This design comes from an exercise in tuning for a short achievable clock period and few clock cycles on the open sky130 flow, not from production work.
RTL that was checked went through simulation tests only; none was proved equivalent to the original.
The series may have gaps, and a smaller design here may also do less where the tests do not look.
For run 2, only the layout was checked, not whether the RTL still works.
Power and IR drop assume default switching activity.

==> flow/design.v <==
`timescale 1ns / 1ps
module ALU(A,B,OP,R,V,Z,N,C);
	parameter WORDSIZE = 32;
	parameter OPSIZE = 4;
	parameter IMMSIZE = 20;
	parameter UI = WORDSIZE - IMMSIZE;
	parameter ADD = 1;
	parameter SUB = 2;
	parameter SLL = 3;
	parameter SRL = 4;
	parameter SRA = 5;
	parameter SLU = 6;	 
	parameter SLT = 7;	 
	parameter OR = 8;
	parameter AND = 9;
	parameter XOR = 10;
	parameter SIU = 11;  
	parameter AIU = 12;  
	parameter JLX = 13;  
	input [WORDSIZE-1:0] A,B;
	input [OPSIZE-1:0]	OP;
	output reg signed [WORDSIZE-1:0]	R;
	output V,N,Z;
	output reg C;
	wire signed [WORDSIZE-1:0] AA, BB;
	wire signA, signB, signR;
	assign AA = A;
	assign BB = B;
	assign signA = A[WORDSIZE-1];
	assign signB = B[WORDSIZE-1];
	assign signR = R[WORDSIZE-1];
	always @(*)
	begin
		case (OP)
			ADD: {C,R} = A + B;
			SUB: {C,R} = A - B;
			SLL: {C,R} = A << B;
			SRL: {C,R} = A >> B;
			SRA: {C,R} = A >>> B;
			SLU: {C,R} = A < B;
			SLT: {C,R} = AA < BB;
			OR : {C,R} = A | B;
			AND: {C,R} = A & B;
			XOR: {C,R} = A ^ B;
			SIU: {C,R} = B << UI;
			AIU: {C,R} = A + (B << UI);
			JLX: {C,R} = A + 4;
			default: {C,R} = 0;
		endcase
	end
	assign V = (OP == ADD) & (signA == signB) & (signR != signA);
	assign N = R[WORDSIZE-1];
	assign Z = !(|R);  
endmodule
`timescale 1ns / 1ps
module BranchLogic(IMM,RS1,PC,HOLD,D,Z,RST,OPCODE,INCR,MSL);
	parameter ZER = 1;
	parameter NZR = 2;
	parameter DAT = 3;
	parameter NDT = 4;
	parameter JLI = 5;
	parameter JLR = 6;
	input [31:0] IMM, PC, D, RS1;
   input [2:0] OPCODE;
   input Z, RST, HOLD;
   output reg [31:0] INCR;
	output MSL;  
	reg ADD_IMMEDIATE;
	wire DATA_NULL, ADD_REGISTER;
	assign DATA_NULL = |D;
	assign ADD_REGISTER = (OPCODE == JLR);
	assign MSL = |INCR[1:0];  
	always @(*)
	begin
		case(OPCODE)
			ZER: ADD_IMMEDIATE = Z;
			NZR: ADD_IMMEDIATE = !Z;
			DAT: ADD_IMMEDIATE = DATA_NULL;
			NDT: ADD_IMMEDIATE = !DATA_NULL;
			JLI: ADD_IMMEDIATE = 1'b1;
			JLR: ADD_IMMEDIATE = 1'b0;
			default: ADD_IMMEDIATE = 1'b0;
		endcase
		if (HOLD) begin
			INCR = PC;
		end else if (ADD_IMMEDIATE) begin
			INCR = PC + IMM;
		end else if (ADD_REGISTER) begin
			INCR = IMM + RS1 + 4;  
		end else begin
			INCR = PC + 4;
		end
	end	
endmodule
`timescale 1ns / 1ps
module BusMux2(
    input [31:0] IN1,
    input [31:0] IN2,
    input SEL,
    output reg [31:0] R
    );
	always @(*)
	begin
		if (SEL) begin
			R = IN1;
		end else begin
			R = IN2;
		end
	end
endmodule
`timescale 1ns / 1ps
module BusMux3(
    input [31:0] IN1,
    input [31:0] IN2,
	 input [31:0] IN3,
    input [1:0] SEL,
    output reg [31:0] R
    );
	always @(*)
	begin
		case (SEL)
			0: R = IN1;
			1: R = IN2;
			2: R = IN3;
			default: R = IN1;
		endcase
	end
endmodule
`timescale 1ns / 1ps
module PC(INCR, CLK, RST, PC);
	input [31:0] INCR;
   input CLK, RST;
   output reg [31:0] PC;
	always @(posedge CLK)
	begin
		if (RST) begin
			PC <= 0;
		end else	begin
			PC <= INCR;
		end
	end
endmodule
`timescale 1ns / 1ps
module RegFile(AW,AR,BR,WE,CLK,D,RST,A,B);
	input WE, CLK, RST;
	reg AWW;
	input [4:0] AW, AR, BR;
	input [31:0] D;
	output [31:0] A, B;
	reg [31:0] memory [31:0];
	integer i;
	always @(posedge CLK)
	begin
		memory[0] <= 0;
		if (RST) begin
			for (i=1;i<=31;i=i+1) begin
				memory[i] <= 0;
			end
		end else if (WE & (AW != 0)) begin
			memory[AW] <= D;
		end		
	end
	assign A = memory[AR];
	assign B = memory[BR];
endmodule
`timescale 1ns / 1ps
module InstrDecode(INSTR,FUNCT7,FUNCT3,OPCODE,IMM,RS1,RS2_SHAMT,RD);
	parameter LUI = 7'b0110111;
	parameter AUIPC = 7'b0010111;
	parameter JAL = 7'b1101111;
	parameter JALR = 7'b1100111;
	parameter BTYPE = 7'b1100011;
	parameter LOADS = 7'b0000011;
	parameter STORES = 7'b0100011;
	parameter ARITHM_I = 7'b0010011;
	parameter ARITHM_R = 7'b0110011;
	input [31:0] INSTR;
	output [6:0] FUNCT7;
	output [3:0] FUNCT3;
	output [6:0] OPCODE;
	output reg signed [31:0] IMM;
	output [4:0] RS1;
	output [4:0] RS2_SHAMT;
	output [4:0] RD;
	wire signed [11:0] IMM_I;
	wire signed [11:0] IMM_S;
	wire signed [12:0] IMM_B;
	wire signed [19:0] IMM_U;
	wire signed [20:0] IMM_J;
	assign OPCODE = INSTR[6:0];
	assign FUNCT7 = INSTR[31:25];
	assign FUNCT3 = INSTR[14:12];
	assign RD = INSTR[11:7];
	assign RS1 = INSTR[19:15];
	assign RS2_SHAMT = INSTR[24:20];
	assign IMM_I = INSTR[31:20];
	assign IMM_S = {INSTR[31:25],INSTR[11:7]};
	assign IMM_B = {INSTR[31],INSTR[7],INSTR[30:25],INSTR[11:8],1'b0};
	assign IMM_U = INSTR[31:12];
	assign IMM_J = {INSTR[31],INSTR[19:12],INSTR[20],INSTR[30:21],1'b0};  
	always @(*)
	begin
		case(OPCODE)
			LUI, AUIPC	: IMM = IMM_U;
			JAL 			: IMM = IMM_J;
			BTYPE			: IMM = IMM_B;
			STORES		: IMM = IMM_S;
			JALR, LOADS, ARITHM_I : IMM = IMM_I;
			default: IMM = 0;
		endcase
	end
endmodule
`timescale 1ns / 1ps
module InstrCache(PC,CLK,RST,IADDR,IDATA,INSTR);
	input [31:0] PC;
	input CLK, RST;
	output [31:0] IADDR;
	input [31:0] IDATA;
	output reg [31:0] INSTR;
	assign IADDR = PC;
	always @(posedge CLK)
	begin
		if (RST)
			INSTR <= {{12{1'b0}},{5{1'b0}},{3{1'b0}},{5{1'b0}},7'b0010011};
		else
			INSTR <= IDATA;
	end
endmodule
`timescale 1ns / 1ps
module Controller(FUNCT7,FUNCT3,OPCODE,RDY,RDY_IO,RST,CLK,HOLD,SELA,SELB,WE,CWE,RREQ,SIGNED,LIM,CMUXSEL,OP,OP_B);
	input [6:0] FUNCT7, OPCODE;
	input [3:0] FUNCT3;
	input RDY, RDY_IO, RST, CLK;
	output reg [2:0] LIM;
	output reg [1:0] CMUXSEL;
	output SELA, SELB, WE, SIGNED;
	output reg HOLD, RREQ, CWE;
	output reg [3:0] OP;
	output reg [2:0] OP_B;
	reg [2:0] state;
	reg restart;
	parameter LUI = 7'b0110111;
	parameter AUIPC = 7'b0010111;
	parameter JAL = 7'b1101111;
	parameter JALR = 7'b1100111;
	parameter BTYPE = 7'b1100011;
	parameter LOADS = 7'b0000011;
	parameter STORES = 7'b0100011;
	parameter ARITHM_I = 7'b0010011;
	parameter ARITHM_R = 7'b0110011;
	parameter ZER = 1;
	parameter NZR = 2;
	parameter DAT = 3;
	parameter NDT = 4;
	parameter JLI = 5;
	parameter JLR = 6;
	parameter ADD = 1;
	parameter SUB = 2;
	parameter SLL = 3;
	parameter SRL = 4;
	parameter SRA = 5;
	parameter SLU = 6;	 
	parameter SLT = 7;	 
	parameter OR = 8;
	parameter AND = 9;
	parameter XOR = 10;
	parameter SIU = 11;  
	parameter AIU = 12;  
	parameter JLX = 13;
	parameter FUNCT3_ADD_SUB = 3'b000;
	parameter FUNCT3_SLL = 3'b001;
	parameter FUNCT3_SLT = 3'b010;
	parameter FUNCT3_SLU = 3'b011;
	parameter FUNCT3_XOR = 3'b100;
	parameter FUNCT3_SRX = 3'b101;
	parameter FUNCT3_OR = 3'b110;
	parameter FUNCT3_AND = 3'b111;
	parameter FUNCT7_DEF = 7'b0000000;
	parameter FUNCT7_MOD = 7'b0100000;
	parameter BEQ = FUNCT3_ADD_SUB;
	parameter BNE = FUNCT3_SLL;
	parameter BLT = FUNCT3_XOR;
	parameter BGE = FUNCT3_SRX;
	parameter BLTU = FUNCT3_OR;
	parameter BGEU = FUNCT3_AND;
	parameter LB = FUNCT3_ADD_SUB;
	parameter LH = FUNCT3_SLL;
	parameter LW = FUNCT3_SLT;
	parameter LBU = FUNCT3_XOR;
	parameter LHU = FUNCT3_SRX;
	parameter SB = FUNCT3_ADD_SUB;
	parameter SH = FUNCT3_SLL;
	parameter SW = FUNCT3_SLT;
	parameter START = 1;
	parameter R_UNSET = 2;
	parameter W_UNSET = 3;
	parameter WAIT = 4;
	parameter CMUX_ALU = 0;
	parameter CMUX_CACHE = 1;
	parameter CMUX_IOCTL = 2;
	assign SELA = !((OPCODE == LUI) | (OPCODE == AUIPC) | (OPCODE == JALR) | (OPCODE == JAL));
	assign SELB = (OPCODE == BTYPE) | (OPCODE == ARITHM_R);
	assign WE = !((OPCODE == STORES) | (OPCODE == BTYPE)); 
	assign SIGNED = !((FUNCT3 == LBU) | (FUNCT3 == LHU) | (OPCODE == STORES)); 
	always @(negedge CLK)
	begin
		if (RST) begin
			state <= START;
			CMUXSEL <= CMUX_ALU;
			HOLD <= 0;
			RREQ <= 0;
			CWE <= 0;
		end else begin
			case (state)
				START: begin
						HOLD <= 0;
						RREQ <= 0;
						CWE <= 0;
						CMUXSEL <= CMUX_ALU;
						if (OPCODE == LOADS) begin
							HOLD <= 1;
							RREQ <= 1;
							state <= R_UNSET;
						end else if (OPCODE == STORES) begin
							HOLD <= 1;
							CWE <= 1;
							state <= W_UNSET;
						end
					end
				R_UNSET: begin
						RREQ <= 0;
						state <= WAIT;
					end
				W_UNSET: begin
						CWE <= 0;
						state <= WAIT;
					end
				WAIT: begin
						if (RDY | RDY_IO) begin
							CMUXSEL <= RDY ? CMUX_CACHE : CMUX_IOCTL;
							HOLD <= 0;
							state <= START;
						end
					end
				default: state <= START;			
			endcase
		end
	end
	always @(*)
	begin
		case (FUNCT3)
			LB,LBU,SB: LIM = 0;
			LH,LHU,SH: LIM = 1;
			default: LIM = 3;
		endcase
		if (OPCODE == BTYPE) begin
			case (FUNCT3)
				BEQ: OP_B = ZER;
				BNE: OP_B = NZR;
				BLT, BLTU: OP_B = DAT;
				BGE, BGEU: OP_B = NDT;
				default: OP_B = 0;
			endcase
		end else if (OPCODE == JAL) begin
			OP_B = JLI;
		end else if (OPCODE == JALR) begin
			OP_B = JLR;
		end else begin
			OP_B = 0;
		end
		if ((OPCODE == AUIPC)) begin
			OP = AIU;
		end else if ((OPCODE ==  JAL) | (OPCODE == JALR)) begin
			OP = JLX;
		end else if ((OPCODE == STORES) | (OPCODE == LOADS)) begin
			OP = ADD;
		end else if (OPCODE == LUI) begin
			OP = SIU;
		end else if (OPCODE == BTYPE) begin
			case (FUNCT3)
				BEQ, BNE: OP = SUB;
				BLT, BGE: OP = SLT;
				BLTU,BGEU:OP = SLU;
				default: OP = 0;
			endcase
		end else begin
			OP_B = 0;
			case(FUNCT3)
				FUNCT3_ADD_SUB: if ((OPCODE == ARITHM_R) & (FUNCT7 == FUNCT7_MOD)) begin
					OP = SUB;
				end else begin
					OP = ADD;
				end
				FUNCT3_SLL: OP = SLL;
				FUNCT3_SLT: OP = SLT;
				FUNCT3_SLU: OP = SLU;
				FUNCT3_XOR: OP = XOR;
				FUNCT3_SRX: if (FUNCT7 == FUNCT7_MOD) begin
					OP = SRA;
				end else begin
					OP = SRL;
				end
				FUNCT3_OR: OP = OR;
				FUNCT3_AND: OP = AND;
				default: OP = 0;
			endcase
		end
	end  
endmodule
`timescale 1ns / 1ps
module CacheController(WE,ADDR,DIN,FOUND,MD,MDO,RREQ,RST,CLK,MADDR,MWE,MRDY,CDOUT,CDIN,CWE,DOUT,RDY,LIM,SIGNED);
	parameter START = 1;
	parameter WAIT = 3;
	parameter CHECK_CACHE = 4;
	parameter WAIT_MREAD = 5;
	parameter CACHE_UPDATE = 6;
	parameter WAIT_MWRITE = 7;
	parameter MREAD_BUF = 8;
	parameter W_MASK_B = {{24{1'b0}},{8{1'b1}}};
	parameter W_MASK_H = {{16{1'b0}},{16{1'b1}}};
	parameter W_MASK_W = {32{1'b1}};
	input [31:0] ADDR, DIN, CDOUT;
	input [2:0] LIM;
	input [7:0] MD;   
	output [7:0] MDO;  
	output reg[31:0] MADDR, DOUT;
	output reg[31+3+1:0] CDIN;
	input WE, CLK, FOUND, RREQ, MRDY, RST, SIGNED;
	output reg MWE, CWE, RDY;
	reg [31:0] mask;  
	reg [3:0] state;
	reg [7:0] mdin [3:0];
	reg [7:0] rbuf [3:0];
	reg [2:0] incr;
	wire [31:0] flattened;
	wire io_flag;
	assign MDO = mdin[incr];
	assign flattened = {rbuf[3],rbuf[2],rbuf[1],rbuf[0]};
	assign io_flag = ADDR[31];
	always @(*)
	begin
		case(LIM)
			0: mask = W_MASK_B;
			1: mask = W_MASK_H;
			default: mask = W_MASK_W;
		endcase
	end
	always @(posedge CLK)
	begin
		if (RST) begin
			state <= START;
			MWE <= 0;
		end else begin
			case (state)
				START: begin
						RDY <= 1;
						CWE <= 0;
						MWE <= 0;
						incr <= 0;
						state <= WAIT;
					end
				WAIT: begin
						RDY <= 0;
						CDIN <= {SIGNED,LIM,(DIN & mask)};
						MADDR <= ADDR;
						if (WE & !io_flag) begin
							MWE <= 1;
							{mdin[3],mdin[2],mdin[1],mdin[0]} <= DIN;
							state <= WAIT_MWRITE;
						end else if (RREQ & !io_flag) begin
							{rbuf[3],rbuf[2],rbuf[1],rbuf[0]} <= {32{1'b0}};
							state <= CHECK_CACHE;
						end
					end
				CHECK_CACHE: begin
						if (FOUND) begin
							DOUT <= CDOUT;
							state <= START;
						end else begin
							state <= WAIT_MREAD;
						end
					end
				WAIT_MREAD: begin
						if (MRDY) begin
							state <= MREAD_BUF;
						end
					end
				MREAD_BUF: begin
						MADDR <= MADDR + 1;
						incr <= incr + 1;
						rbuf[incr] <= MD;
						if (incr >= LIM) begin						
							state <= CACHE_UPDATE;
						end else begin
							state <= WAIT_MREAD;
						end
					end
				CACHE_UPDATE: begin
						case (LIM)
							0: {CDIN,DOUT} <= {SIGNED,LIM,{2{{24{(SIGNED & flattened[7])}},flattened[7:0]}}};
							1: {CDIN,DOUT} <= {SIGNED,LIM,{2{{16{(SIGNED & flattened[15])}},flattened[15:0]}}};
							default: {CDIN,DOUT} <= {SIGNED,LIM,{2{flattened}}};
						endcase
						state <= START;
					end
				WAIT_MWRITE: begin
						if (MRDY) begin
							if (incr >= LIM) begin
								state <= START;
							end else begin
								MADDR <= MADDR + 1;
								incr <= incr + 1;
							end
						end
					end
				default: state <= START;
			endcase
		end  
	end  
endmodule
`timescale 1ns / 1ps
module CacheTop(ADDR,DIN,WE,RREQ,LIM,SIGNED,RST,CLK,DOUT,RDY,MADDR,MDI,MDO,MWE);
	input [31:0] ADDR, DIN;
	input [2:0] LIM;  
	input WE, CLK, RREQ, RST, SIGNED;
	output [31:0] DOUT;
	output RDY;
	output [31:0] MADDR;
	input [7:0] MDI;
	output [7:0] MDO;
	output MWE;
	wire [31:0] CDOUT;
	wire [31+3+1:0] CDIN;
	wire FOUND, CWE, MRDY;
   CacheController controller (
    .WE(WE), 
    .ADDR(ADDR), 
    .DIN(DIN), 
    .FOUND(FOUND), 
    .MD(MDI), 
    .MDO(MDO), 
	 .RREQ(RREQ),
    .RST(RST), 
    .CLK(CLK), 
    .MADDR(MADDR), 
    .MWE(MWE), 
    .MRDY(MRDY), 
    .CDOUT(CDOUT), 
    .CDIN(CDIN), 
    .CWE(CWE), 
    .DOUT(DOUT), 
    .RDY(RDY),
	 .LIM(LIM),
	 .SIGNED(SIGNED)
    );
	assign CDOUT = 0;
	assign FOUND = 0;
	assign MRDY = 1'b1;
endmodule
`timescale 1ns / 1ps
module riscv_cpu(clk, 
           rst, 
           imem_addr, 
           imem_data, 
           mem_addr, 
           mem_wdata, 
           mem_we, 
           mem_rdata);
    input clk;
    input rst;
   output [31:0] imem_addr;
    input [31:0] imem_data;
   output [31:0] mem_addr;
   output [7:0] mem_wdata;
   output mem_we;
    input [7:0] mem_rdata;
   wire [31:0] A;
   wire [31:0] B;
   wire C;
   wire N;
   wire V;
   wire MSL;
   wire [31:0] XLXN_9;
   wire [3:0] XLXN_12;
   wire [6:0] XLXN_25;
   wire [3:0] XLXN_26;
   wire [6:0] XLXN_27;
   wire [31:0] XLXN_42;
   wire XLXN_64;
   wire XLXN_65;
   wire [31:0] XLXN_108;
   wire [31:0] XLXN_118;
   wire [31:0] XLXN_232;
   wire [31:0] XLXN_233;
   wire [31:0] XLXN_243;
   wire [31:0] XLXN_245;
   wire [4:0] XLXN_257;
   wire [4:0] XLXN_258;
   wire [4:0] XLXN_259;
   wire XLXN_261;
   wire [31:0] XLXN_263;
   wire [2:0] XLXN_266;
   wire XLXN_269;
   wire XLXN_271;
   wire [2:0] XLXN_272;
   wire [31:0] XLXN_319;
   wire XLXN_320;
   wire XLXN_321;
   wire [1:0] XLXN_326;
   wire XLXN_327;
   wire XLXN_328;
   wire Z;
   wire DCLK;
   wire RST;
   assign DCLK = clk;
   assign RST = rst;
   assign XLXN_319 = 32'd0;
   assign XLXN_327 = 1'b0;
   InstrDecode  XLXI_2 (.INSTR(XLXN_108[31:0]), 
                       .FUNCT3(XLXN_26[3:0]), 
                       .FUNCT7(XLXN_25[6:0]), 
                       .IMM(XLXN_118[31:0]), 
                       .OPCODE(XLXN_27[6:0]), 
                       .RD(XLXN_257[4:0]), 
                       .RS1(XLXN_259[4:0]), 
                       .RS2_SHAMT(XLXN_258[4:0]));
   RegFile  XLXI_5 (.AR(XLXN_259[4:0]), 
                   .AW(XLXN_257[4:0]), 
                   .BR(XLXN_258[4:0]), 
                   .CLK(DCLK), 
                   .D(XLXN_263[31:0]), 
                   .RST(RST), 
                   .WE(XLXN_261), 
                   .A(A[31:0]), 
                   .B(B[31:0]));
   ALU  XLXI_10 (.A(XLXN_9[31:0]), 
                .B(XLXN_42[31:0]), 
                .OP(XLXN_12[3:0]), 
                .C(C), 
                .N(N), 
                .R(XLXN_232[31:0]), 
                .V(V), 
                .Z(Z));
   BusMux2  XLXI_17 (.IN1(B[31:0]), 
                    .IN2(XLXN_118[31:0]), 
                    .SEL(XLXN_64), 
                    .R(XLXN_42[31:0]));
   BusMux2  XLXI_18 (.IN1(A[31:0]), 
                    .IN2(XLXN_245[31:0]), 
                    .SEL(XLXN_65), 
                    .R(XLXN_9[31:0]));
   PC  XLXI_19 (.CLK(DCLK), 
               .INCR(XLXN_243[31:0]), 
               .RST(RST), 
               .PC(XLXN_245[31:0]));
   BranchLogic  XLXI_20 (.D(XLXN_263[31:0]), 
                        .HOLD(XLXN_269), 
                        .IMM(XLXN_118[31:0]), 
                        .OPCODE(XLXN_266[2:0]), 
                        .PC(XLXN_245[31:0]), 
                        .RST(RST), 
                        .RS1(A[31:0]), 
                        .Z(Z), 
                        .INCR(XLXN_243[31:0]), 
                        .MSL(MSL));
   InstrCache  XLXI_21 (.CLK(DCLK), 
                       .RST(RST), 
                       .PC(XLXN_243[31:0]), 
                       .IADDR(imem_addr[31:0]), 
                       .IDATA(imem_data[31:0]), 
                       .INSTR(XLXN_108[31:0]));
   CacheTop  XLXI_22 (.ADDR(XLXN_232[31:0]), 
                     .CLK(DCLK), 
                     .DIN(B[31:0]), 
                     .LIM(XLXN_272[2:0]), 
                     .RREQ(XLXN_321), 
                     .RST(RST), 
                     .SIGNED(XLXN_271), 
                     .WE(XLXN_320), 
                     .DOUT(XLXN_233[31:0]), 
                     .RDY(XLXN_328), 
                     .MADDR(mem_addr[31:0]), 
                     .MDI(mem_rdata[7:0]), 
                     .MDO(mem_wdata[7:0]), 
                     .MWE(mem_we));
   BusMux3  XLXI_56 (.IN1(XLXN_232[31:0]), 
                    .IN2(XLXN_233[31:0]), 
                    .IN3(XLXN_319[31:0]), 
                    .SEL(XLXN_326[1:0]), 
                    .R(XLXN_263[31:0]));
   Controller  XLXI_57 (.CLK(DCLK), 
                       .FUNCT3(XLXN_26[3:0]), 
                       .FUNCT7(XLXN_25[6:0]), 
                       .OPCODE(XLXN_27[6:0]), 
                       .RDY(XLXN_328), 
                       .RDY_IO(XLXN_327), 
                       .RST(RST), 
                       .CMUXSEL(XLXN_326[1:0]), 
                       .CWE(XLXN_320), 
                       .HOLD(XLXN_269), 
                       .LIM(XLXN_272[2:0]), 
                       .OP(XLXN_12[3:0]), 
                       .OP_B(XLXN_266[2:0]), 
                       .RREQ(XLXN_321), 
                       .SELA(XLXN_65), 
                       .SELB(XLXN_64), 
                       .SIGNED(XLXN_271), 
                       .WE(XLXN_261));
endmodule
==> flow/run.sh <==
#!/bin/bash
# synth_recipe.tcl (not shown) runs the flow's synth.tcl, then flattens the netlist and writes it again
# the make line also repeats each setting of config.mk as NAME=value (left out here)
make -C /OpenROAD-flow-scripts/flow DESIGN_CONFIG=/design/flow/config.mk WORK_HOME=/design/flow/orfs CLKGATE_MAP_FILE= SYNTH_SCRIPT=/design/flow/synth_recipe.tcl finish
==> flow/config.mk <==
export PLATFORM = sky130hd
export DESIGN_NAME = riscv_cpu
export DESIGN_NICKNAME = riscv_cpu
export VERILOG_FILES = /design/flow/design.v
export SDC_FILE = /design/flow/constraint.sdc
export NUM_CORES = 4
export LEC_CHECK = 0
export CAP_MARGIN = 20
export CORE_MARGIN = 2
export CORE_UTILIZATION = 30
export PLACE_DENSITY = 0.5
export SLEW_MARGIN = 20
==> flow/constraint.sdc <==
create_clock -name core_clock -period 22.0 [get_ports {clk}]
set_input_delay 4.4000 -clock core_clock [delete_from_list [all_inputs] [get_ports {clk}]]
set_output_delay 4.4000 -clock core_clock [all_outputs]
set_load 0.01 [all_outputs]
Figure 1. Cell placement (run 1).
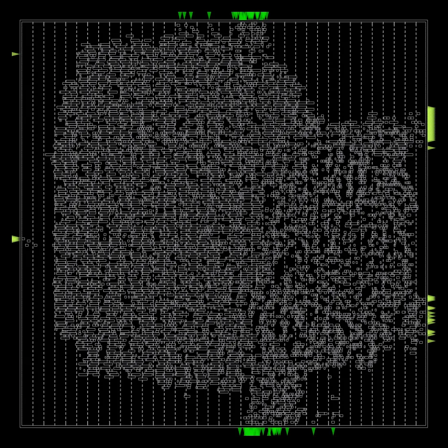
fin cells: 10800
Core Footprint: 259000 µm²
Seq cells: 1232

Figure 2. Port wiring (run 1).
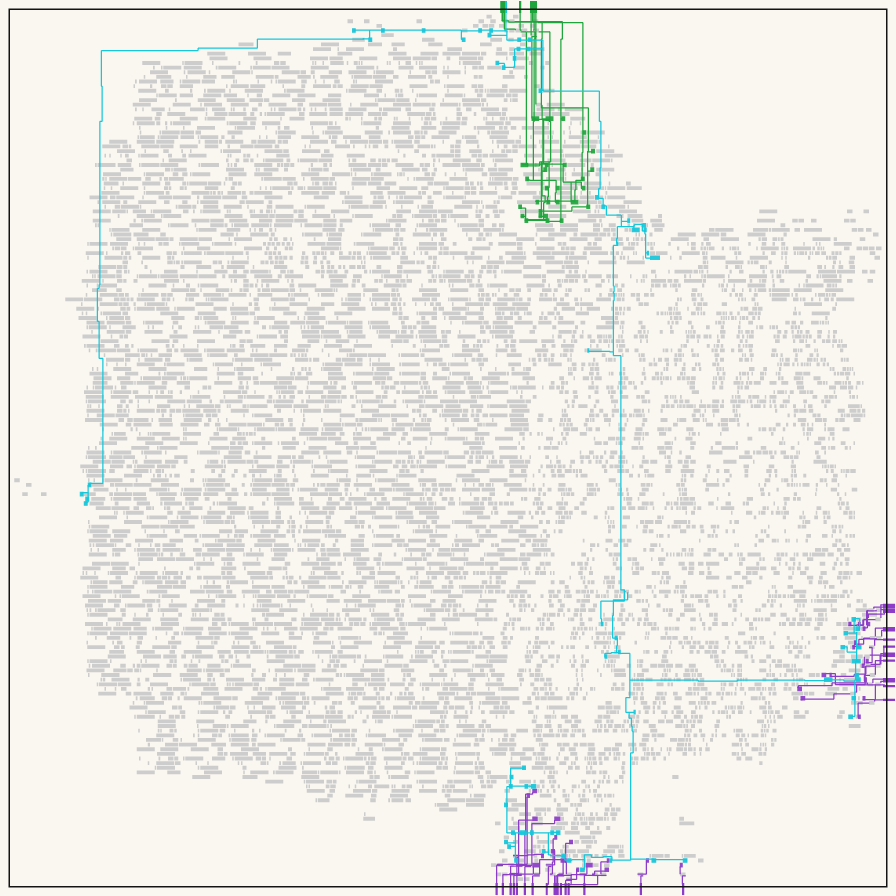
legend:
  `mem_rdata`:
    color: green
    bits: 8
    direction: input
    end_cells: 32
    buffers: 8
    wire: 1280 µm
  `imem_addr`:
    color: purple
    bits: 32
    direction: output
    end_cells: 32
    buffers: 32
    wire: 1060 µm
  `rst`:
    color: cyan
    bits: 1
    direction: input
    end_cells: 70
    buffers: 2
    wire: 1790 µm

Figure 3. CTS result over the die (run 1).
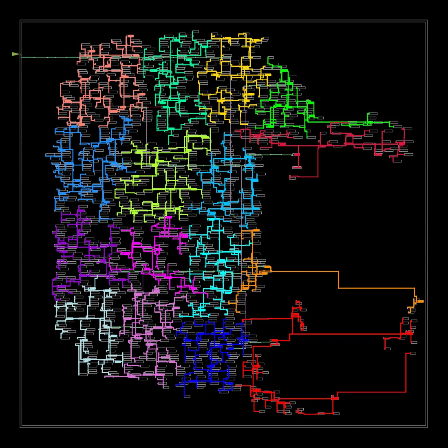
H-Tree Depth: 4
Num CTS Buffers: 146
TritonCTS Sinks: 1232

-- run 1: cell usage in the layout (no fill, tap or decap), types with 48 or more instances in the layout --
master and instances:
nor2b_1 48, ha_1 214, o21ai_0 180, mux4_2 271
a211oi_1 64, nand2_1 323, dfxtp_1 100, clkbuf_16 148
xor2_1 52, buf_4 273, nor3_1 101, a21oi_1 307
clkdlybuf4s50_1 113, edfxtp_1 1124, xnor2_1 103, mux2_2 49
and3_1 61, o211ai_1 56, inv_1 159, a22oi_1 273
o22ai_1 60, mux2i_1 659, nand2_2 55, nor2_1 1290
nand3_1 183, a21o_1 68
-- run 1: logic make-up (layout without fill, tap and decap cells) --
group / Yosys count / in the layout / synth area share [%]
simple gates: 2425 / 2426 / 14.0
compound gates: 1450 / 1450 / 12.9
buf+inv: 775 / 847 / 4.48
flops: 1232 / 1232 / 46.0
xor+xnor: 155 / 155 / 1.74
mux: 997 / 997 / 17.2
fa+ha+maj: 221 / 221 / 3.59
other cells: 1 / 43 / 0.00481
-- run 1: critical path: stages (launching register included) --
cell,delay (ps)
dfxtp_1,630
inv_2,420
buf_16,290
o21bai_2,160
buf_4,400
and4b_1,290
nand4_1,120
nor4_1,360
nand4_1,640
o211a_4,590
nor2_8,420
a2111oi_1,130
buf_4,170
a211oi_1,330
clkdlybuf4s50_1,620
-- run 1: final cells by class --
type                    instances  area, µm²  area share (%)
clock inverters                84        749           0.849
clock buffers                 191       3910            4.42
inverters                     175        658           0.745
repair buffers                397       3360            3.80
flip-flops and latches       1232      35900            40.7
diodes                         11       27.5          0.0312
multi-input cells            5281      39400            44.6
well taps                    3402       4260            4.82
-- run 1: sequential cells by signal (all words and copies together), names as in the netlist --
| register | cells |
|---|---|
| XLXI_57.CWE | 1 |
| XLXI_57.RREQ | 1 |
| XLXI_22.controller.incr | 3 |
| XLXI_57.HOLD | 1 |
| XLXI_22.controller.DOUT | 32 |
| XLXI_22.controller.mdin | 32 |
| XLXI_5.memory | 1024 |
| XLXI_22.controller.rbuf | 32 |
| XLXI_21.INSTR | 32 |
| XLXI_22.controller.MWE | 1 |
| XLXI_57.state | 3 |
| XLXI_57.CMUXSEL | 1 |
| XLXI_22.controller.RDY | 1 |
| XLXI_22.controller.state | 4 |
| XLXI_22.controller.MADDR | 32 |
| XLXI_19.PC | 32 |
-- run 1: per-stage QoR --
stage          util (%)  worst slack (ps)  hold slack (ps)
6_report           34.1               191              429
3_3_place_gp       32.2               904              403
4_1_cts            34.0              73.1              435
5_1_grt            34.1              82.7              440
3_5_place_dp       32.2               911              421
2_1_floorplan         -              3080              400
-- run 1: layer usage --
metal / global-route usage (%) / part of all wire, % / vias up
met5: 0 / 0.047 / -
met4: 17.1 / 7.2 / 24
met3: 7.35 / 10 / 933
met2: 43.4 / 45 / 3940
met1: 33.9 / 38 / 33000
li1: - / - / 27300
-- run 1: report_power, final --
part / total [mW] / internal (mW) / switching, mW
combinational: 1.95 / 0.576 / 1.37
clock: 2.42 / 1.35 / 1.07
sequential: 2.76 / 2.67 / 0.0938
total: 7.13 / 4.59 / 2.53
-- run 1: path summary, 6_finish.rpt --
path	start	end	depth (start not counted)
worst max-delay path	XLXI_57.CMUXSEL[0]	imem_addr[21]	14
worst min-delay path	XLXI_22.controller.rbuf[0][4]	XLXI_22.controller.DOUT[4]	0
worst max register to register	XLXI_57.CMUXSEL[0]	XLXI_19.PC[21]	13
worst min register to register	XLXI_22.controller.rbuf[0][4]	XLXI_22.controller.DOUT[4]	0
==> impl_metrics.yaml, run 1 <==
status:
  status: "finished clean"
final_layout:
  final_cell_area_um2: 88300
  drive_above_1_share_pct: 14.0
routing:
  drtIter0Drc: 8989
  viasPerCell: 6.05
  num_vias: 65200
  wl_per_cell_um: 34.9
  drc_errors: 0
  ant_nets: 0
clocking:
  holdBufCountCts: 0
  cts_resized: 0
  cts_setup_buffers: 0
  clkTransAtPathRegs_ps: 60
  cts_tree: "done"
synthesis:
  synth.distinct_cells: 116
  async_flop_share_pct: 0
  ys.flop_type: "edfxtp_1"
  ys_warn_count: 11
  ys_seq_elements: 1232
  yosysTopAreaCell: "edfxtp_1"
sta:
  finClkSkew_ps: 66.3
  finalMaxSlewViolations: 0
  fin_tns_setup_ps: 0
  hold_violations: 0
  worstMarginPinSlew_ps: 1240
setup_path:
  path_class: "flop to primary output"
  regToRegSetupSlack_ps: 5870
  required_ps: 17600
  critPathArrivalTime_ps: 17410
  critPathLaunchType: "flop"
power:
  p_per_area_nw_per_um2: 80.7
  ir_worst_vdd_mv: 0.0627
die:
  io_pins: 115
  die_w_um: 514
  dieArea_um2: 264000
global_routing:
  grt_use_total_pct: 27.7
  grt_start_max_net_pins: 111
  gr-total-overflow: 0
  grt_pass1_vias: 63300
  grt_pass1_wl_um: 515000
min_path:
  hold_class: "flop to flop"
placed_design:
  post_dp_cell_area_um2: 83500
Testbench counts for the RTL of run 1, summed over its fixed seeds: cycles 99,251.
## Run 2: files that changed since run 1, shown whole
==> flow/design.v <==
`timescale 1ns / 1ps
module riscv_cpu(clk, rst, imem_addr, imem_data, mem_addr, mem_wdata, mem_we, mem_rdata);
   input clk;
   input rst;
   output [31:0] imem_addr;
   input [31:0] imem_data;
   output [31:0] mem_addr;
   output [7:0] mem_wdata;
   output mem_we;
   input [7:0] mem_rdata;
   localparam QD = 4;    
   localparam QW = 2;    
   reg [31:0] pc_f;
   reg [31:0] ir;
   reg [31:0] pc_e;
   reg v_e;
   assign imem_addr = pc_f;
   wire [6:0] opc = ir[6:0];
   wire [2:0] f3 = ir[14:12];
   wire [6:0] f7 = ir[31:25];
   wire [4:0] rd = ir[11:7];
   wire [4:0] rs1 = ir[19:15];
   wire [4:0] rs2 = ir[24:20];
   wire is_lui   = (opc == 7'b0110111);
   wire is_auipc = (opc == 7'b0010111);
   wire is_jal   = (opc == 7'b1101111);
   wire is_jalr  = (opc == 7'b1100111);
   wire is_br    = (opc == 7'b1100011);
   wire is_ld    = (opc == 7'b0000011);
   wire is_st    = (opc == 7'b0100011);
   wire is_opi   = (opc == 7'b0010011);
   wire is_op    = (opc == 7'b0110011);
   wire [31:0] imm_i = {{20{ir[31]}}, ir[31:20]};
   wire [31:0] imm_s = {{20{ir[31]}}, ir[31:25], ir[11:7]};
   wire [31:0] imm_b = {{19{ir[31]}}, ir[31], ir[7], ir[30:25], ir[11:8], 1'b0};
   wire [31:0] imm_u = {ir[31:12], 12'b0};
   wire [31:0] imm_j = {{11{ir[31]}}, ir[31], ir[19:12], ir[20], ir[30:21], 1'b0};
   wire uses_rs1 = !(is_lui | is_auipc | is_jal);
   wire uses_rs2 = is_op | is_br | is_st;
   wire wr_alu   = is_lui | is_auipc | is_jal | is_jalr | is_opi | is_op;
   wire wr_rd    = (wr_alu | is_ld) & (rd != 5'd0);
   wire is_mem   = is_ld | is_st;
   wire [1023:0] rff;
   wire        we1, we2;
   wire [4:0]  wa1, wa2;
   wire [31:0] wd1, wd2;
   assign rff[31:0] = 32'd0;
   genvar g;
   generate
      for (g = 1; g < 32; g = g + 1) begin : R
         reg [31:0] q;
         always @(posedge clk) begin
            if (rst)
               q <= 32'd0;
            else if (we1 && wa1 == g)
               q <= wd1;
            else if (we2 && wa2 == g)
               q <= wd2;
         end
         assign rff[g*32 +: 32] = q;
      end
   endgenerate
   wire [31:0] a = rff[rs1*32 +: 32];
   wire [31:0] b = rff[rs2*32 +: 32];
   reg [31:1] busy;
   wire [31:0] busy0 = {busy, 1'b0};
   reg [QW:0] q_cnt;
   wire q_full = (q_cnt == QD);
   wire stall = v_e & ((uses_rs1 & busy0[rs1]) | (uses_rs2 & busy0[rs2]) |
                       (wr_rd & busy0[rd]) | (is_mem & q_full));
   wire go = v_e & !stall;
   wire [31:0] opb = is_op ? b : imm_i;
   wire sub = is_op & (f7 == 7'b0100000);
   wire [31:0] sum = sub ? (a - opb) : (a + opb);
   wire lt  = ($signed(a) < $signed(opb));
   wire ltu = (a < opb);
   wire big = |opb[31:5];
   wire [31:0] shl = big ? 32'd0 : (a << opb[4:0]);
   wire [31:0] shr = big ? 32'd0 : (a >> opb[4:0]);
   reg [31:0] alu;
   always @(*) begin
      case (f3)
         3'b000: alu = sum;
         3'b001: alu = shl;
         3'b010: alu = {31'd0, lt};
         3'b011: alu = {31'd0, ltu};
         3'b100: alu = a ^ opb;
         3'b101: alu = shr;
         3'b110: alu = a | opb;
         default: alu = a & opb;
      endcase
   end
   wire [31:0] pc4 = pc_e + 32'd4;
   reg [31:0] res;
   always @(*) begin
      if (is_lui)
         res = imm_u;
      else if (is_auipc)
         res = pc_e + imm_u;
      else if (is_jal | is_jalr)
         res = pc4;
      else
         res = alu;
   end
   assign we1 = go & wr_alu & (rd != 5'd0);
   assign wa1 = rd;
   assign wd1 = res;
   wire beq  = (a == b);
   wire blt  = ($signed(a) < $signed(b));
   wire bltu = (a < b);
   reg cond;
   always @(*) begin
      case (f3)
         3'b000: cond = beq;
         3'b001: cond = !beq;
         3'b100: cond = blt;
         3'b101: cond = !blt;
         3'b110: cond = bltu;
         3'b111: cond = !bltu;
         default: cond = 1'b0;
      endcase
   end
   wire taken = go & (is_jal | is_jalr | (is_br & cond));
   wire [31:0] jalr_off = imm_i + 32'd4;
   wire [31:0] target = is_jalr ? (a + jalr_off) : (pc_e + (is_jal ? imm_j : imm_b));
   always @(posedge clk) begin
      if (rst) begin
         pc_f <= 32'd4;
         v_e <= 1'b0;
      end else if (!stall) begin
         ir <= imem_data;
         pc_e <= pc_f;
         v_e <= !taken;
         pc_f <= taken ? target : (pc_f + 32'd4);
      end
   end
   wire [1:0] m_cnt = (f3[1:0] == 2'b00) ? 2'd0 : (f3[1:0] == 2'b01) ? 2'd1 : 2'd3;
   wire m_sg = !((f3 == 3'b100) | (f3 == 3'b101));
   wire [31:0] m_addr = a + (is_st ? imm_s : imm_i);
   wire mem_go = go & is_mem;
   reg        q_st   [0:QD-1];
   reg [1:0]  q_cn   [0:QD-1];
   reg        q_sg   [0:QD-1];
   reg [4:0]  q_rd   [0:QD-1];
   reg [31:0] q_ad   [0:QD-1];
   reg [31:0] q_da   [0:QD-1];
   reg [QW-1:0] q_hd, q_tl;
   reg        eb;         
   reg        e_st;
   reg [1:0]  e_cnt;      
   reg [1:0]  e_sz;
   reg [1:0]  e_idx;
   reg        e_sg;
   reg [4:0]  e_rd;
   reg [31:0] maddr;
   reg [31:0] wsh;
   reg        mwe;
   assign mem_addr = maddr;
   assign mem_wdata = wsh[7:0];
   assign mem_we = mwe;
   wire e_free = !eb | (e_cnt == 2'd0);
   wire take_q = e_free & (q_cnt != 0);
   wire take_d = e_free & (q_cnt == 0) & mem_go;
   wire push = mem_go & !take_d;
   always @(posedge clk) begin
      if (push) begin
         q_st[q_tl] <= is_st;
         q_cn[q_tl] <= m_cnt;
         q_sg[q_tl] <= m_sg;
         q_rd[q_tl] <= rd;
         q_ad[q_tl] <= m_addr;
         q_da[q_tl] <= b;
      end
   end
   always @(posedge clk) begin
      if (rst) begin
         q_cnt <= 0;
         q_hd <= 0;
         q_tl <= 0;
      end else begin
         if (push) q_tl <= q_tl + 1'b1;
         if (take_q) q_hd <= q_hd + 1'b1;
         q_cnt <= q_cnt + push - take_q;
      end
   end
   always @(posedge clk) begin
      if (rst) begin
         eb <= 1'b0;
         mwe <= 1'b0;
      end else if (take_q) begin
         eb <= 1'b1;
         e_st <= q_st[q_hd];
         mwe <= q_st[q_hd];
         e_cnt <= q_cn[q_hd];
         e_sz <= q_cn[q_hd];
         e_idx <= 2'd0;
         e_sg <= q_sg[q_hd];
         e_rd <= q_rd[q_hd];
         maddr <= q_ad[q_hd];
         wsh <= q_da[q_hd];
      end else if (take_d) begin
         eb <= 1'b1;
         e_st <= is_st;
         mwe <= is_st;
         e_cnt <= m_cnt;
         e_sz <= m_cnt;
         e_idx <= 2'd0;
         e_sg <= m_sg;
         e_rd <= rd;
         maddr <= m_addr;
         wsh <= b;
      end else if (eb & (e_cnt != 2'd0)) begin
         e_cnt <= e_cnt - 1'b1;
         e_idx <= e_idx + 1'b1;
         maddr <= maddr + 32'd1;
         wsh <= {8'd0, wsh[31:8]};
      end else begin
         eb <= 1'b0;
         mwe <= 1'b0;
      end
   end
   reg       rcv_v, rcv_last, rcv_sg;
   reg [1:0] rcv_idx, rcv_sz;
   reg [4:0] rcv_rd;
   reg [7:0] lb0, lb1, lb2, lb3;
   reg       wb_v, wb_sg;
   reg [1:0] wb_sz;
   reg [4:0] wb_rd;
   always @(posedge clk) begin
      if (rst) begin
         rcv_v <= 1'b0;
         wb_v <= 1'b0;
      end else begin
         rcv_v <= eb & !e_st;
         rcv_last <= (e_cnt == 2'd0);
         rcv_idx <= e_idx;
         rcv_sz <= e_sz;
         rcv_sg <= e_sg;
         rcv_rd <= e_rd;
         wb_v <= rcv_v & rcv_last;
         wb_sz <= rcv_sz;
         wb_sg <= rcv_sg;
         wb_rd <= rcv_rd;
      end
      if (rcv_v) begin
         case (rcv_idx)
            2'd0: lb0 <= mem_rdata;
            2'd1: lb1 <= mem_rdata;
            2'd2: lb2 <= mem_rdata;
            default: lb3 <= mem_rdata;
         endcase
      end
   end
   assign we2 = wb_v & (wb_rd != 5'd0);
   assign wa2 = wb_rd;
   assign wd2 = (wb_sz == 2'd0) ? {{24{wb_sg & lb0[7]}}, lb0} :
                (wb_sz == 2'd1) ? {{16{wb_sg & lb1[7]}}, lb1, lb0} :
                {lb3, lb2, lb1, lb0};
   integer k;
   always @(posedge clk) begin
      if (rst)
         busy <= 31'd0;
      else begin
         for (k = 1; k < 32; k = k + 1) begin
            if (mem_go & is_ld & (rd == k))
               busy[k] <= 1'b1;
            else if (wb_v & (wb_rd == k))
               busy[k] <= 1'b0;
         end
      end
   end
endmodule
Figure 4. CTS result over the die (run 2).
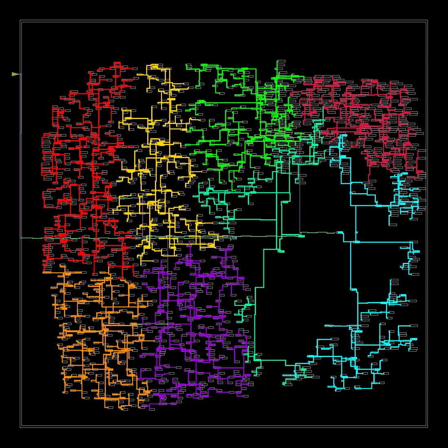
TritonCTS Sinks: 1553
clk root buf: clkbuf_16
Seq cells: 1553
Num CTS Buffers: 190

Figure 5. M2 wires (run 2).
Bar = 200 µm.
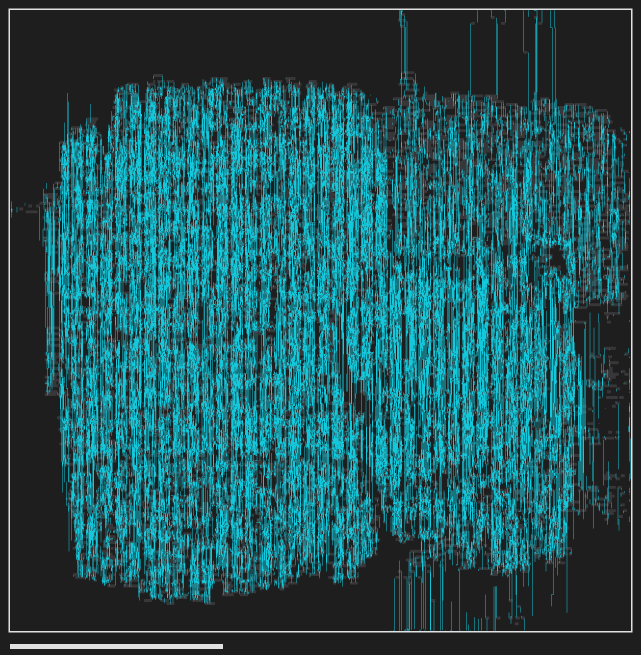
nets with wire on the layer: 8880
share of all routed wire: 43%
longest straight run: 142 µm
wire length on this layer: 227 mm

==> run 2 against run 1 <==
Compared with the run above:
- largest cell class unchanged
- combinational power down 6%
- clock skew up 33 ps
- worst setup slack better by 11000 ps
- clock-buffer cell count up 67
- non-clock buffer count up 131
- sequential share of layout area down 8.6 points
==> impl_metrics.yaml, run 2 <==
die:
  io_pins: 115
  dieArea_um2: 339000
  core_um2: 333000
  initial_core_util_pct: 30.1
  die_w_um: 582
clocking:
  htree_levels: 4
  cts_resized: 0
  cts_tree: "done"
  holdBufCountCts: 0
  cts_setup_buffers: 0
synthesis:
  ys_top_cells_by_count: "nand2_1, nor2_1, dfxtp_1"
  async_flop_share_pct: 0
  yosysTopAreaCell: "dfxtp_1"
  ys_seq_elements: 1553
  ys_warn_count: 1
  synth.distinct_cells: 106
  ys.flop_type: "dfxtp_1"
global_routing:
  grt_use_total_pct: 29.7
  grt_start_max_net_pins: 170
  grt_pass1_vias: 92300
  gr-total-overflow: 0
setup_path:
  required_ps: 22720
  critPathArrivalTime_ps: 11030
  critPathLaunchType: "flop"
  cp_cell_sequence: "buf_12 -> buf_12 -> buf_4 -> buf_4 -> mux4_2 -> a22oi_1 -> o31ai_1 -> nor2_2 -> inv_1 -> ha_1 -> nor2_1 -> a221o_1 -> a41oi_2 -> o21ai_0 -> o22ai_1 -> o21ai_0 -> a311oi_1 -> mux2i_1 -> nand4_1 -> nor3b_2 -> buf_4 -> o32ai_1"
  crit_slowest_cell: "buf_4"
  regToRegSetupSlack_ps: 11690
  critPathMaxStageDelay_ps: 790
  critPathMostFrequentCell: "buf_4"
  path_class: "flop to flop"
power:
  p_per_area_nw_per_um2: 74.1
  ir_worst_vdd_mv: 0.0699
routing:
  viasPerCell: 6.44
  num_vias: 98900
  drc_errors: 0
  wl_per_cell_um: 34.2
  ant_nets: 0
  drtIter0Drc: 14200
sta:
  worstMarginPinSlew_ps: 1410
  finalMaxSlewViolations: 0
  fin_tns_setup_ps: 0
  hold_violations: 0
flow_run:
  cap_violations: 0
final_layout:
  largest_reg_flops: 992
  top_regs: "R.q x992, q_ad x128, q_da x128"
  final_cell_mix: "nand2_1, dfxtp_1, nor2_1"
  fin_util_pct: 33.6
  final_common_cell: "nand2_1"
  drive_above_1_share_pct: 13.6
status:
  status: "finished clean"
min_path:
  hold_class: "flop to flop"
placed_design:
  port_buffers: 114
run 2: layer usage:
layer | wire length, µm | track usage, % | vias to the layer above
met2 | 227000 | 44.8 | 6719
li1 | - | - | 41600
met4 | 39300 | 19.2 | 22
met1 | 201000 | 37.3 | 49000
met3 | 58600 | 7.89 | 1565
met5 | 150 | 0 | -
run 2: cell families after synthesis:
group                      after synthesis  share of synthesized area [%]
buffers and inverters                 1358                           6.10
xor gates and xnor gates               177                           1.54
muxes                                  844                           13.9
DFF                                   1553                           35.8
adders and majority gates              254                           3.20
and+or+nand+nor                       3606                           15.8
AOI/OAI and AO/OA                     3474                           23.6
run 2: path summary, 6_finish.rpt:
kind / start / to / cells after the start
hold reg to reg: e_sz[0] / rcv_sz[0] / 0
setup / recovery: ir[15] / R[25].q[30] / 22
setup reg to reg: ir[15] / R[25].q[30] / 22
hold / removal: e_sz[0] / rcv_sz[0] / 0
run 2: power breakdown:
group / switching (mW) / internal [mW]
sequential: 0.124 / 3.12
combinational: 1.27 / 0.578
clock: 1.37 / 1.84
total: 2.76 / 5.54
run 2: critical path, delay by kind of cell (launching register included):
family	cells	cell delay, ps
adder cells (fa/ha/maj)	1	480
buffers and inverters	6	3470
flip-flops	1	380
multiplexers	2	850
AND/OR/NAND/NOR	4	1630
AO/OA/AOI/OAI	9	3010
run 2: per-stage QoR:
step | cell area [µm²] | std cells | hold WS (ps) | worst slack (ps)
floorplan | 100000 | 11300 | 389 | 13240
global placement | 106000 | 15000 | 411 | 11820
detailed placement | 106000 | 15000 | 406 | 12230
CTS | 112000 | 15300 | 406 | 12200
global route | 112000 | 15400 | 398 | 11690
finish | 112000 | 15400 | 409 | 11690
run 2: cell type report:
cell class / count / area, µm² / share of cell area [%]
flip-flops and latches: 1553 / 35900 / 32.1
inverters: 192 / 728 / 0.650
multi-input cells: 8355 / 59200 / 52.9
well taps: 4387 / 5490 / 4.90
clock buffers: 258 / 5310 / 4.75
clock inverters: 78 / 778 / 0.695
repair buffers: 528 / 4450 / 3.97
diodes: 18 / 45.0 / 0.0402
--- run 3 (diff from run 2) ---
--- a/flow/design.v
+++ b/flow/design.v
@@ -73,5 +73,5 @@
    wire sub = is_op & (f7 == 7'b0100000);
    wire [31:0] sum = sub ? (a - opb) : (a + opb);
-   wire lt  = ($signed(a) < $signed(opb));
+   wire lt  = ({~a[31], a[30:0]} < {~opb[31], opb[30:0]});
    wire ltu = (a < opb);
    wire big = |opb[31:5];
@@ -107,5 +107,5 @@
    assign wd1 = res;
    wire beq  = (a == b);
-   wire blt  = ($signed(a) < $signed(b));
+   wire blt  = ({~a[31], a[30:0]} < {~b[31], b[30:0]});
    wire bltu = (a < b);
    reg cond;
Figure 6. Port wiring (run 3).
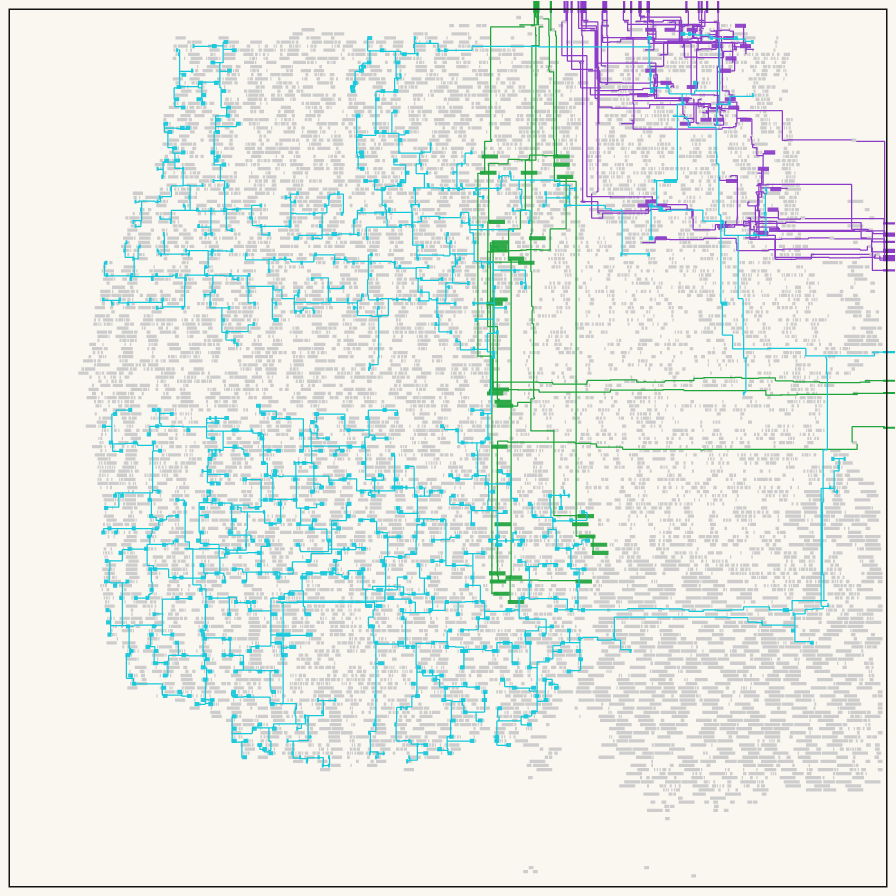
legend:
  `rst`:
    color: cyan
    bits: 1
    direction: input
    end_cells: 807
    buffers: 13
    wire: 10900 µm
  `mem_rdata`:
    color: green
    bits: 8
    direction: input
    end_cells: 32
    buffers: 8
    wire: 3340 µm
  `imem_addr`:
    color: purple
    bits: 32
    direction: output
    end_cells: 32
    buffers: 33
    wire: 4790 µm

Figure 7. Cell placement (run 3).
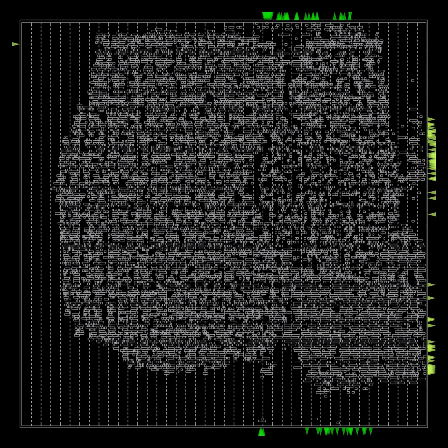
fin cells: 15400
Fill cells: 34000
sequential portion of the cell area: 31.8%

==> run 3 against run 2 <==
Compared with the run above:
- cell area grew 0.95%
- combinational power shrank 4%
- clock skew shrank 9.4 ps
- maximum frequency grew 4.3%
- worst setup slack gained 420 ps
- first-iteration DRC count shrank 4.8%
- critical path type unchanged
- sequential share of layout area shrank 0.30 points
- routed wire length grew 0.70%
- via count grew 1.0%
- utilization grew 0.27 points
- synthesized area grew 0.23%
- still clean on timing, DRC and antenna
==> impl_metrics.yaml, run 3 <==
status:
  status: "finished clean"
die:
  io_pins: 115
  initial_core_util_pct: 30.1
  core_um2: 334000
global_routing:
  grt_use_total_pct: 29.8
  antenna_found_initial: 28
  grt_pass1_vias: 93900
  grt_start_max_net_pins: 185
  gr-total-overflow: 0
final_layout:
  fin_util_pct: 33.9
  drive_above_1_share_pct: 13.7
  multi_input_area_um2: 60000
  seqCellArea_um2: 35900
  final_common_cell: "nand2_1"
  largest_reg_flops: 992
  final_cell_mix: "nand2_1, dfxtp_1, nor2_1"
  top_regs: "R.q x992, q_ad x128, q_da x128"
synthesis:
  ys_seq_elements: 1553
  synth.distinct_cells: 105
  ys_warn_count: 1
  yosysTopAreaCell: "dfxtp_1"
  async_flop_share_pct: 0
  ys_top_cells_by_count: "nand2_1, nor2_1, dfxtp_1"
power:
  switching_share_pct: 32.8
  ir_worst_vdd_mv: 0.0742
  pwr-share-comb_pct: 21.4
  p_switching_mw: 2.71
  p_int_mw: 5.57
  p_clk_share_pct: 39.6
  seqPwrFrac_pct: 38.9
clocking:
  cts_root_buf: "clkbuf_16"
  cts_setup_buffers: 0
  htree_levels: 4
  cts_buffers: 192
  holdBufCountCts: 0
  cts_tree: "done"
sta:
  hold_violations: 0
  setup_slack_ps: 12110
  fin_tns_setup_ps: 0
  period_needed_ps: 9890
  worstMarginPinSlew_ps: 1260
  finalMaxSlewViolations: 0
routing:
  drc_errors: 0
  dr_wl_met3_um: 59800
  ant_nets: 0
  wl_per_cell_um: 34.3
  drtIter0Drc: 13500
  wl_met1_um: 203000
  viasPerCell: 6.48
  num_vias: 99900
flow_run:
  cap_violations: 0
min_path:
  hold_class: "flop to flop"
  min_to: "rcv_sz[1]"
  hold_path_depth: 0
setup_path:
  critPathLaunchType: "flop"
  required_ps: 22690
  path_class: "flop to flop"
  r2r_start: "ir[16]"
  worstRegToRegCells: 22
  regToRegSetupSlack_ps: 12110
Testbench counts for the RTL of run 3, summed over its fixed seeds: cycles 49,607.
-- run 3: cell types whose count changed after synthesis, moves of 35 or more --
cell	previous run	this run
nand3_1	266	307
buf_6	58	23
a2111oi_0	74	133
o2111ai_1	165	99
mux2i_1	294	387
a21oi_1	713	799
o21ai_1	52	8
a21o_1	127	247
a22oi_1	217	155
o211ai_1	325	369
o31ai_1	107	40
a211oi_1	336	232
buf_2	212	260
nand2_1	1519	1323
-- run 3: power by group through the flow --
stage | Combinational, mW | Clock, mW | Sequential (mW)
after floorplan | 1.03 | 0 | 3.25
after global placement | 1.72 | 0 | 3.28
after detailed placement | 1.73 | 0 | 3.28
after CTS | 1.74 | 3.30 | 3.23
after global routing | 1.85 | 3.41 | 3.24
final | 1.77 | 3.28 | 3.23
-- run 3: cell type report --
cell class,count,share of cell area (%)
inverters,199,0.670
well taps,4387,4.86
flip-flops and latches,1553,31.8
diodes,29,0.0642
multi-input cells,8374,53.1
clock buffers,281,4.90
repair buffers,536,3.94
clock inverters,66,0.687
-- run 3: cell families (layout without fill, tap and decap cells) --
logic type | Yosys count | count (layout) | synth area share [%]
AOI/OAI and AO/OA | 3535 | 3535 | 24.2
xor gates and xnor gates | 187 | 187 | 1.63
adders and majority gates | 261 | 261 | 3.28
buffers and inverters | 1344 | 1082 | 5.72
DFF | 1553 | 1553 | 35.7
muxes | 899 | 899 | 14.1
other | 0 | 29 | 0
and+or+nand+nor | 3492 | 3492 | 15.4
-- run 3: per-stage QoR --
step	instance area (µm²)	hold WS, ps	cells
2_1_floorplan	101000	389	11300
3_3_place_gp	107000	409	15000
3_5_place_dp	107000	406	15000
4_1_cts	113000	428	15400
5_1_grt	113000	439	15400
6_report	113000	424	15400
-- run 3: worst max-delay path by stage --
stage	from	end	slack (ps)	cells after the start
finish	ir[16]	R[13].q[29]	12110	22
global route	ir[16]	R[13].q[29]	12290	22
CTS	ir[16]	R[13].q[29]	12700	22
detailed placement	ir[16]	R[24].q[29]	12740	22
global placement	ir[16]	R[31].q[0]	12530	23
floorplan	rst	e_cnt[0]	13260	6
-- run 3: critical path, cell delays in order, from the launching register on --
cell	delay [ps]
edfxtp_1	320
buf_4	510
buf_4	610
buf_4	600
buf_4	700
mux4_2	420
a22oi_1	700
o21ai_0	310
a211oi_1	490
buf_4	310
ha_1	380
nor4b_1	600
a21boi_0	250
o211ai_1	180
a211oi_1	680
o21ai_0	370
a2111oi_0	540
o31ai_1	220
o21ai_0	140
xnor2_1	160
a211oi_4	320
buf_4	440
o32ai_1	170
-- run 3: layer usage --
metal	vias up	track usage, %
met5	-	0
met4	20	19.9
met3	1802	7.78
met2	6775	44.6
met1	49600	37.6
li1	41700	-

==> layout pictures side by side <==
Routed clock nets over the placement.
image #1
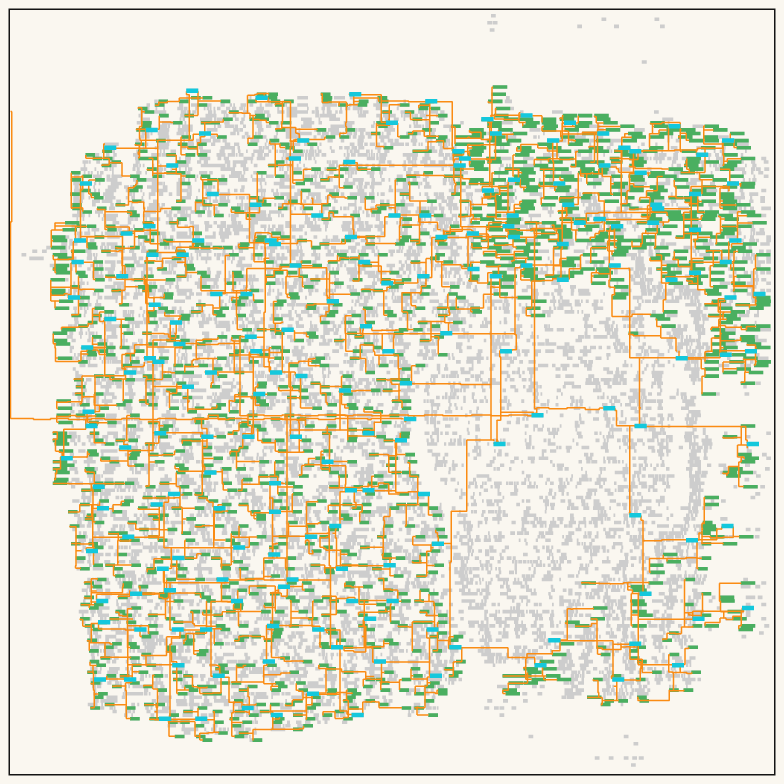
image #2
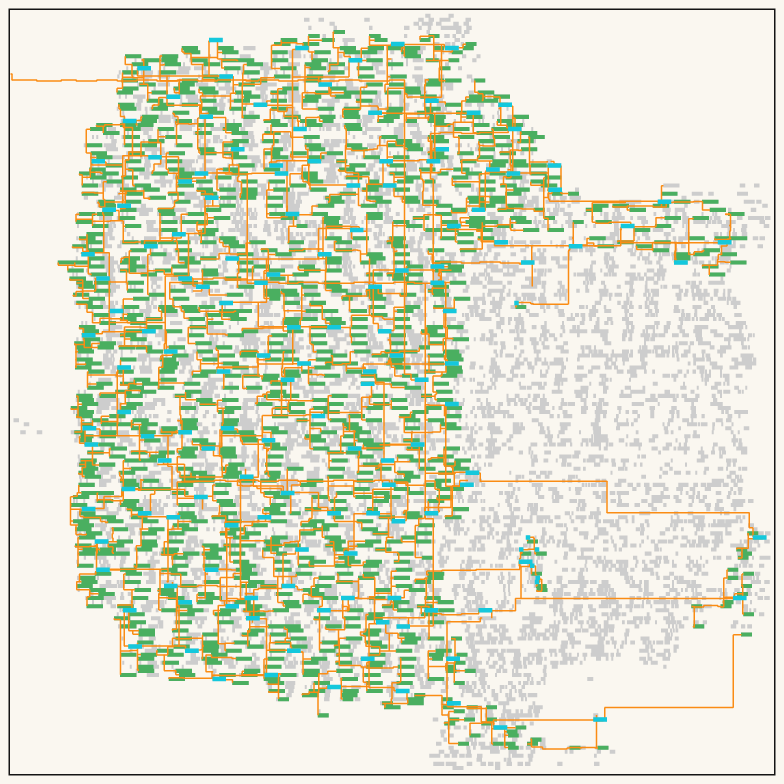
image #3
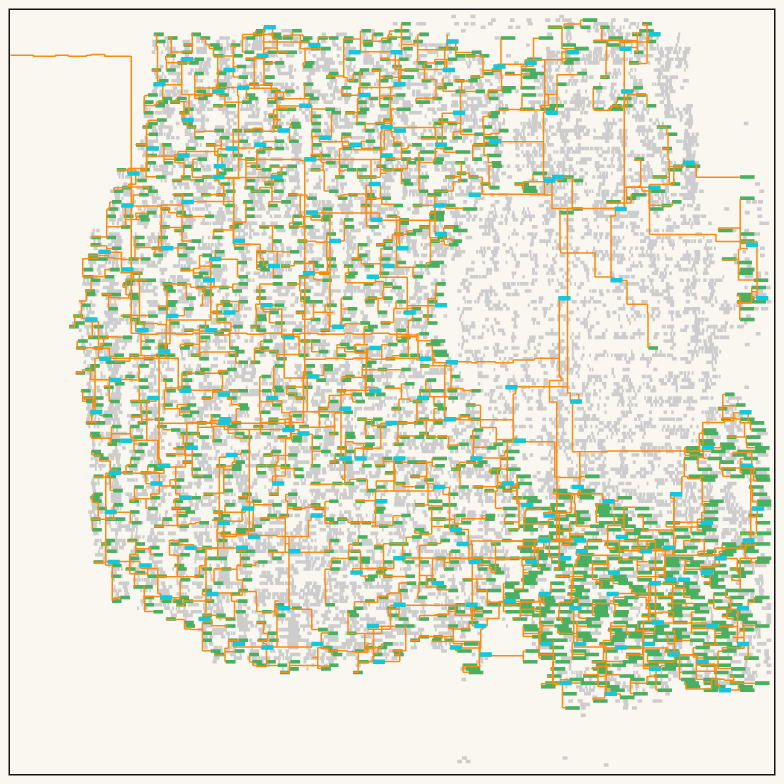
- run 3 = image #3
- run 1 = image #2
- run 2 = image #1
The one with the fewest sequential cells is image #2.

Key to image #1:
legend:
  flip-flops:
    color: green
    count: 1553
  clock drivers:
    color: cyan
    count: 190
  clock wires:
    color: orange
    length: 24.6 mm
flops lie: spread over the die

-- what the ideal ports hide --
The results above use ideal ports. As a check the final layouts listed here were re-extracted and re-timed, cells and wires unchanged.
Step 1, drivers: a clkbuf_16 drives clk and a buf_2 each remaining input, both assumed.
Step 2, shift: input delay + t, output delay - t, t = (earliest + latest rising clock arrival at the registers) / 2. This alone moves slack from input paths to output paths.
Slacks: ideal ports / drivers / drivers and shift; pairs: ideal ports / drivers.
run	t (ns)	setup slack, ns	clock arrival spread, ns
run 2	0.972	11.690 / 11.690 / 11.690	0.100 / 0.100
run 3	0.984	12.110 / 12.110 / 12.110	0.090 / 0.091
After both steps every run listed still meets setup and hold.
